Context: an optimization exercise on an open-source flow, tuned for small area, a short achievable clock period and few clock cycles per item. The choices shown serve that exercise and are no tape-out recipe. Only simulation tests tie the RTL to the original design; equivalence was not proved.

--- flow/config.mk ---
export PLATFORM = sky130hd
export DESIGN_NAME = LRIP_v1_0_logistic_regression
export DESIGN_NICKNAME = LRIP_v1_0_logistic_regression
export VERILOG_FILES = /design/flow/design.v
export SDC_FILE = /design/flow/constraint.sdc
export NUM_CORES = 4
export LEC_CHECK = 0
export CAP_MARGIN = 20
export CORE_MARGIN = 2
export CORE_UTILIZATION = 40
export SLEW_MARGIN = 20
--- flow/constraint.sdc ---
create_clock -name core_clock -period 10.0 [get_ports {S_AXI_ACLK}]
set_input_delay 2.0000 -clock core_clock [delete_from_list [all_inputs] [get_ports {S_AXI_ACLK}]]
set_output_delay 2.0000 -clock core_clock [all_outputs]
set_load 0.01 [all_outputs]
--- flow/design.v ---
`timescale 1 ns / 1 ps
module LRIP_v1_0_logistic_regression #
(
    parameter integer C_S_AXI_DATA_WIDTH = 32,
    parameter integer C_S_AXI_ADDR_WIDTH = 4
)
(
    input wire S_AXI_ACLK,
    input wire S_AXI_ARESETN,
    input wire [C_S_AXI_ADDR_WIDTH-1 : 0] S_AXI_AWADDR,
    input wire [2 : 0] S_AXI_AWPROT,
    input wire S_AXI_AWVALID,
    output wire S_AXI_AWREADY,
    input wire [C_S_AXI_DATA_WIDTH-1 : 0] S_AXI_WDATA,
    input wire [(C_S_AXI_DATA_WIDTH/8)-1 : 0] S_AXI_WSTRB,
    input wire S_AXI_WVALID,
    output wire S_AXI_WREADY,
    output wire [1 : 0] S_AXI_BRESP,
    output wire S_AXI_BVALID,
    input wire S_AXI_BREADY,
    input wire [C_S_AXI_ADDR_WIDTH-1 : 0] S_AXI_ARADDR,
    input wire [2 : 0] S_AXI_ARPROT,
    input wire S_AXI_ARVALID,
    output wire S_AXI_ARREADY,
    output wire [C_S_AXI_DATA_WIDTH-1 : 0] S_AXI_RDATA,
    output wire [1 : 0] S_AXI_RRESP,
    output wire S_AXI_RVALID,
    input wire S_AXI_RREADY
);
    reg [C_S_AXI_ADDR_WIDTH-1 : 0] axi_awaddr;
    reg axi_awready;
    reg axi_wready;
    reg [1 : 0] axi_bresp;
    reg axi_bvalid;
    reg axi_arready;
    reg [1 : 0] axi_rresp;
    reg axi_rvalid;
    reg signed [C_S_AXI_DATA_WIDTH-1 : 0] feature0, feature1;
    reg signed [C_S_AXI_DATA_WIDTH-1 : 0] weight0, weight1, bias;
    wire signed [C_S_AXI_DATA_WIDTH-1 : 0] linear_comb;
    reg result;
    assign S_AXI_AWREADY = axi_awready;
    assign S_AXI_WREADY = axi_wready;
    assign S_AXI_BRESP = axi_bresp;
    assign S_AXI_BVALID = axi_bvalid;
    assign S_AXI_ARREADY = axi_arready;
    assign S_AXI_RDATA = {31'b0, result};  
    assign S_AXI_RRESP = axi_rresp;
    assign S_AXI_RVALID = axi_rvalid;
    wire wr_en = axi_awready && S_AXI_AWVALID && axi_wready && S_AXI_WVALID;
    always @(posedge S_AXI_ACLK) begin
        if (!S_AXI_ARESETN) begin
            axi_awaddr <= 0;
            axi_awready <= 0;
            axi_wready <= 0;
            axi_bvalid <= 0;
            axi_bresp <= 2'b0;
            feature0 <= 0;
            feature1 <= 0;
            weight0 <= 0;
            weight1 <= 0;
            bias <= 0;
        end else begin
            if (!axi_awready && S_AXI_AWVALID && S_AXI_WVALID && !axi_bvalid) begin
                axi_awaddr <= S_AXI_AWADDR;
                axi_awready <= 1;
                axi_wready <= 1;
            end else begin
                axi_awready <= 0;
                axi_wready <= 0;
            end
            if (wr_en) begin
                if (axi_awaddr == 0) feature0 <= S_AXI_WDATA;
                if (axi_awaddr == 1) feature1 <= S_AXI_WDATA;
                if (axi_awaddr == 2) weight0 <= S_AXI_WDATA;
                if (axi_awaddr == 3) weight1 <= S_AXI_WDATA;
                if (axi_awaddr == 4) bias <= S_AXI_WDATA;
            end
            if (wr_en && !axi_bvalid) begin
                axi_bvalid <= 1;
                axi_bresp <= 2'b0;   
            end else if (S_AXI_BREADY && axi_bvalid) begin
                axi_bvalid <= 0;
            end
        end
    end
    always @(posedge S_AXI_ACLK) begin
        if (!S_AXI_ARESETN) begin
            axi_arready <= 0;
            axi_rvalid <= 0;
            axi_rresp <= 2'b0;
        end else begin
            if (!axi_arready && S_AXI_ARVALID && !axi_rvalid) begin
                axi_arready <= 1;
            end else begin
                axi_arready <= 0;
            end
            if (axi_arready && S_AXI_ARVALID && !axi_rvalid) begin
                axi_rvalid <= 1;
                axi_rresp <= 2'b0;   
            end else if (axi_rvalid && S_AXI_RREADY) begin
                axi_rvalid <= 0;
            end
        end
    end
    assign linear_comb = weight0 * feature0 + weight1 * feature1 + bias;
    always @(posedge S_AXI_ACLK) begin
        if (!S_AXI_ARESETN) begin
            result <= 0;
        end else begin
            result <= (linear_comb > 0) ? 1'b1 : 1'b0;   
        end
    end
endmodule
--- flow/run.sh ---
#!/bin/bash
# synth_recipe.tcl (not shown) runs the flow's synth.tcl, then flattens the netlist and writes it again
# the make line also repeats each setting of config.mk as NAME=value (left out here)
make -C /OpenROAD-flow-scripts/flow DESIGN_CONFIG=/design/flow/config.mk WORK_HOME=/design/flow/orfs CLKGATE_MAP_FILE= SYNTH_SCRIPT=/design/flow/synth_recipe.tcl finish
==> metrics.md <==
| Metric | Value |
|---|---|
| Outcome | complete, no violations |
| Final Cycle Share | 95.7% |
| Slowest cell on the critical path | dfxtp_1 |
| Least-Margin Pin Slew | 1.12 ns |
| HPWL Detailed | 95,900 um |
| Reg2reg start | feature1[18] |
| Tmin final | 9.57 ns |
| Top cell family by delay on the critical path | adder cells |
| Setup crit end kind | register |
| Prevailing post-synth register cell | dfxtp_1 |
| Hold slack | 0.447 ns |
| Synth Area in Simple Gates | 17.5% |
| Post-synthesis adder-cell area fraction | 54.4% |
| Crit path DAT | 9.94 ns |
| Setup violators final | 0 |
| # hold bufs at CTS | 0 |
| CP Max Fanout | 15 |
| Hold_sp | axi_arready |
| Mean Syn Cell Area | 8.99 um^2 |
| Peak Freq | 104 MHz |
| Fraction of synthesized cell area in xor and xnor cells | 3.03% |
| Gr usage total | 23.4% |
| H-tree depth | 4 |
| CTS resizes | 0 |
| Max clock buf depth | 2 |
| Yosys Warn Count | 1 |
| CTS tree | built |
| CP Launch Type | register |
| Post-DR vias/cell | 5.00 |
| RR Endpoint | result |
| Final net count | 5,698 |
| Largest net degree at the start of global routing | 109 |
| PortBufs | 48 |
| Initial Utilization | 40.4% |
| Final WL | 116,000 um |
| Slew headroom | 25.1% |
| Die area | 0.104 mm^2 |
| Postcts setup bufs | 0 |
| Total negative setup slack | 0 ns |
| Worst EP required | 10.37 ns |
| Rows | 116 |
| Clk pin slew, worst setup/hold paths | 0.08 ns |
| Combinational family with the most area after synthesis | adder cells |
| Hold Crit Class | register to register |
| Total number of vias | 28,690 |
| Crit path largest cell delay | 0.88 ns |
| GPL Wtd Cong | 0.949 |
| DRC | 0 |
| Clk_skew | 0.0165 ns |
| Routed Antenna Nets | 0 |
| Slew Limit Fails | 0 |
| Post-synthesis mux area share | 0.260% |
| Flop2flop setup slack | 0.43 ns |
| Netlist cell types | 67 |
| Mapped Area | 0.0405 mm^2 |
Testbench counts, summed over its fixed seeds: cycles 9,792, inferences 1,024.
## worst max-delay path by stage
| stage | startpoint | end | slack [ns] | depth (start not counted) |
|---|---|---|---|---|
| final | feature1[18] | result | 0.43 | 27 |
| after global routing | feature1[7] | result | 0.09 | 25 |
| after CTS | feature1[18] | result | 0.49 | 27 |
| after detailed placement | feature1[18] | result | 0.52 | 27 |
| after global placement | feature1[18] | result | 0.56 | 27 |
| after floorplan | feature0[3] | result | 1.55 | 28 |
## cells in the final DEF, fill, tap and decap left out, drive strengths merged, types with 7 or more instances in the layout
cell type / Yosys / layout
nor3: 8 / 8
conb: 1 / 35
nand3: 9 / 9
and2: 574 / 574
o21ai: 14 / 14
buf: 39 / 102
nor2: 21 / 21
xnor2: 112 / 112
a21oi: 18 / 18
clkdlybuf4s50: 0 / 47
clkinv: 0 / 7
a21boi: 161 / 161
xor2: 28 / 28
mux2i: 9 / 9
inv: 960 / 966
a31oi: 7 / 7
clkbuf: 243 / 18
ha: 319 / 319
fa: 900 / 900
nand2: 832 / 832
dfxtp: 169 / 169
## routing by layer
| layer | GRT usage, % | vias to the layer above | part of all wire [%] |
|---|---|---|---|
| met4 | 5.12 | 2 | 1.9 |
| met5 | 0 | - | 0.011 |
| li1 | - | 12821 | - |
| met1 | 34.0 | 14849 | 45 |
| met2 | 37.0 | 901 | 45 |
| met3 | 3.33 | 117 | 7.4 |
## state kept, by name (all words and copies together), names as in the netlist
register and flops:
bias 32, feature0 32, feature1 32, weight0 32, weight1 32, axi_awaddr 4
axi_arready 1, axi_bvalid 1, axi_rvalid 1, axi_wready 1, result 1
## worst register-to-register path: cells and delay by family (launching register included)
kind / cells / cell delay [ns]
adder cells (fa/ha/maj): 11 / 5.58
AND/OR/NAND/NOR: 6 / 1.42
AO/OA/AOI/OAI: 4 / 1.16
flip-flops: 1 / 0.88
buffers and inverters: 6 / 0.41
## stage by stage
step	cell area (um^2)	std cells	worst slack (ns)
5_1_grt	42900	5733	0.0877
4_1_cts	42900	5733	0.490
6_report	42900	5735	0.428
3_3_place_gp	42300	5701	0.563
3_5_place_dp	42300	5701	0.518
2_1_floorplan	40600	4536	1.55
## cell usage after synthesis (2+ instances only)
cell and n:
a2111oi_0 2, a211o_1 2, a21boi_0 161, a21o_1 5
a21oi_1 18, a31oi_1 6, a41oi_1 2, and2_1 573
and3_1 4, buf_4 37, clkbuf_1 243, dfxtp_1 169
fa_1 900, ha_1 319, inv_1 960, mux2i_1 9
nand2_1 832, nand2b_1 5, nand3_1 9, nand4_1 4
nor2_1 21, nor2b_1 4, nor3_1 8, nor4_1 3
o2111ai_1 2, o211ai_1 3, o21a_1 2, o21ai_0 14
o311ai_0 3, o31a_1 2, o41ai_1 2, or2_2 4
or3_1 2, xnor2_1 112, xor2_1 28
## cell families (layout without fill, tap and decap cells)
logic type / count (synthesis) / after routing
AO/OA/AOI/OAI: 245 / 245
XOR/XNOR: 140 / 140
adder cells (fa/ha/maj): 1219 / 1219
buffers and inverters: 1242 / 1141
flip-flops: 169 / 169
multiplexers: 10 / 10
other: 1 / 37
AND/OR/NAND/NOR: 1476 / 1476
## cell type report
class / count / area, um^2 / share of cell area, %
clock inverters: 14 / 155 / 0.362
well taps: 1298 / 1620 / 3.79
multi-input cells: 3125 / 32400 / 75.6
inverters: 960 / 3600 / 8.41
diodes: 2 / 5.00 / 0.0117
repair buffers: 149 / 1240 / 2.88
flip-flops and latches: 169 / 3380 / 7.90
clock buffers: 18 / 439 / 1.02
Fig. 1: met1 routing
Bar = 100 um.
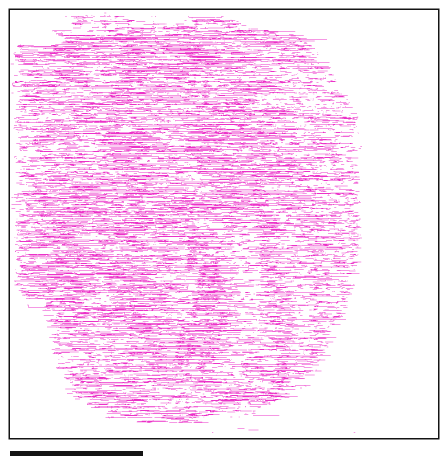
The layer carries 52.5 mm of wire. 5,129 nets have wire on it. The longest straight run is 94.3 um. The layer holds 45% of the routed length. The wires run mostly horizontal.

Fig. 2: supply network
Bar = 100 um. Pins as bars on the die edge. Tap cells in gray.
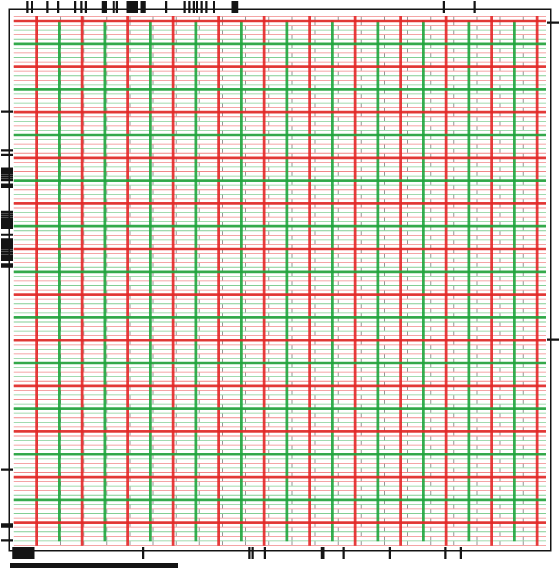
Green marks VDD. Red marks VSS.
98 signal pins sit on the boundary. 117 met1 rails follow the rows. 1,298 tap cells. 23 straps on met5.
core box area: 0.100 mm^2
die height: 322 um
Horiz. Die Dim: 322 um

Fig. 3: ports around the boundary
Pins as bars across the die edge, other pins in gray.
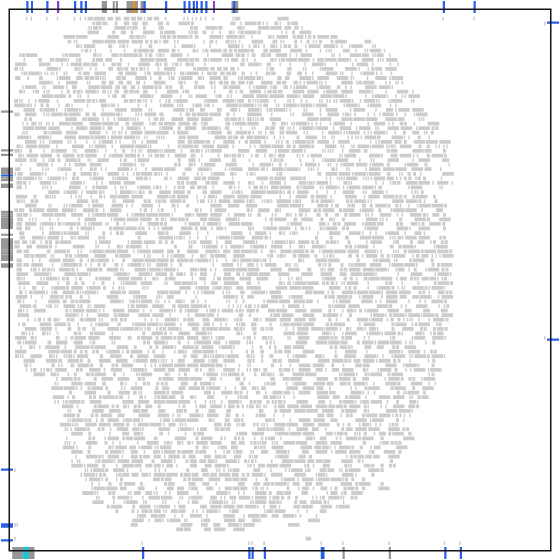
Cyan marks `S_AXI_AWPROT`, pins 3, direction input, edge bottom. Orange marks `S_AXI_AWVALID`, pins 1, direction input, edge top. Purple marks `S_AXI_BRESP`, pins 2, direction output, edge top. Blue marks `S_AXI_RDATA`, pins 32, direction output, edge 17 top, 8 bottom, 5 left, 2 right.
All pins by edge: 36 left, 36 top, 24 bottom, 2 right.

Fig. 4: track usage over the die
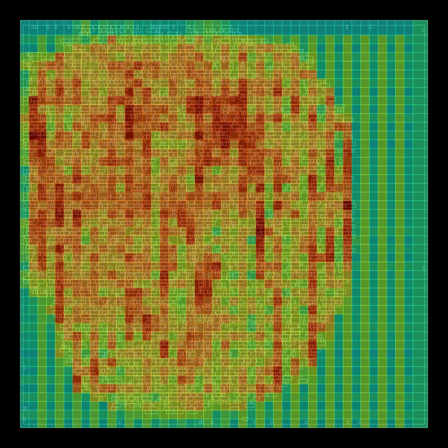
final core utilization: 42.8%
routed len/inst: 20.2 um
grt peak-use layer: met2

Fig. 5: gate families picked out
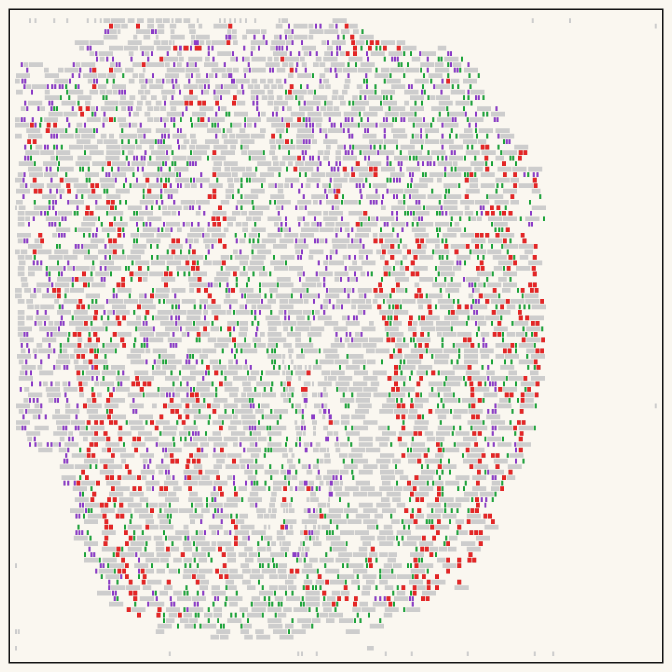
Green marks inv cells, cells 960, most used inv_1. Red marks and/or cells, cells 586, most used and2_1, where widely spread. Purple marks nand cells, cells 851, most used nand2_1.

[separate check: timing with driven ports]
Ports are ideal in the flow. The routed layout listed here was re-timed in OpenROAD.
Step 1, drivers: a clkbuf_16 drives S_AXI_ACLK and a buf_2 each remaining input, both assumed.
Step 2, shift: input delay + t, output delay - t, t = (earliest + latest rising clock arrival at the registers) / 2. This alone moves slack from input paths to output paths.
a / b / c = ideal / step 1 / step 2; a / b = the first two.
shift t [ns]: 0.534
setup WS [ns]: 0.428 / 0.428 / 0.428
hold slack, ns: 0.447 / 0.447 / 0.447
After both steps setup and hold are still met in this run. The setup slack of this run moves by 0.000 ns with the drivers and by 0.000 ns with both steps.
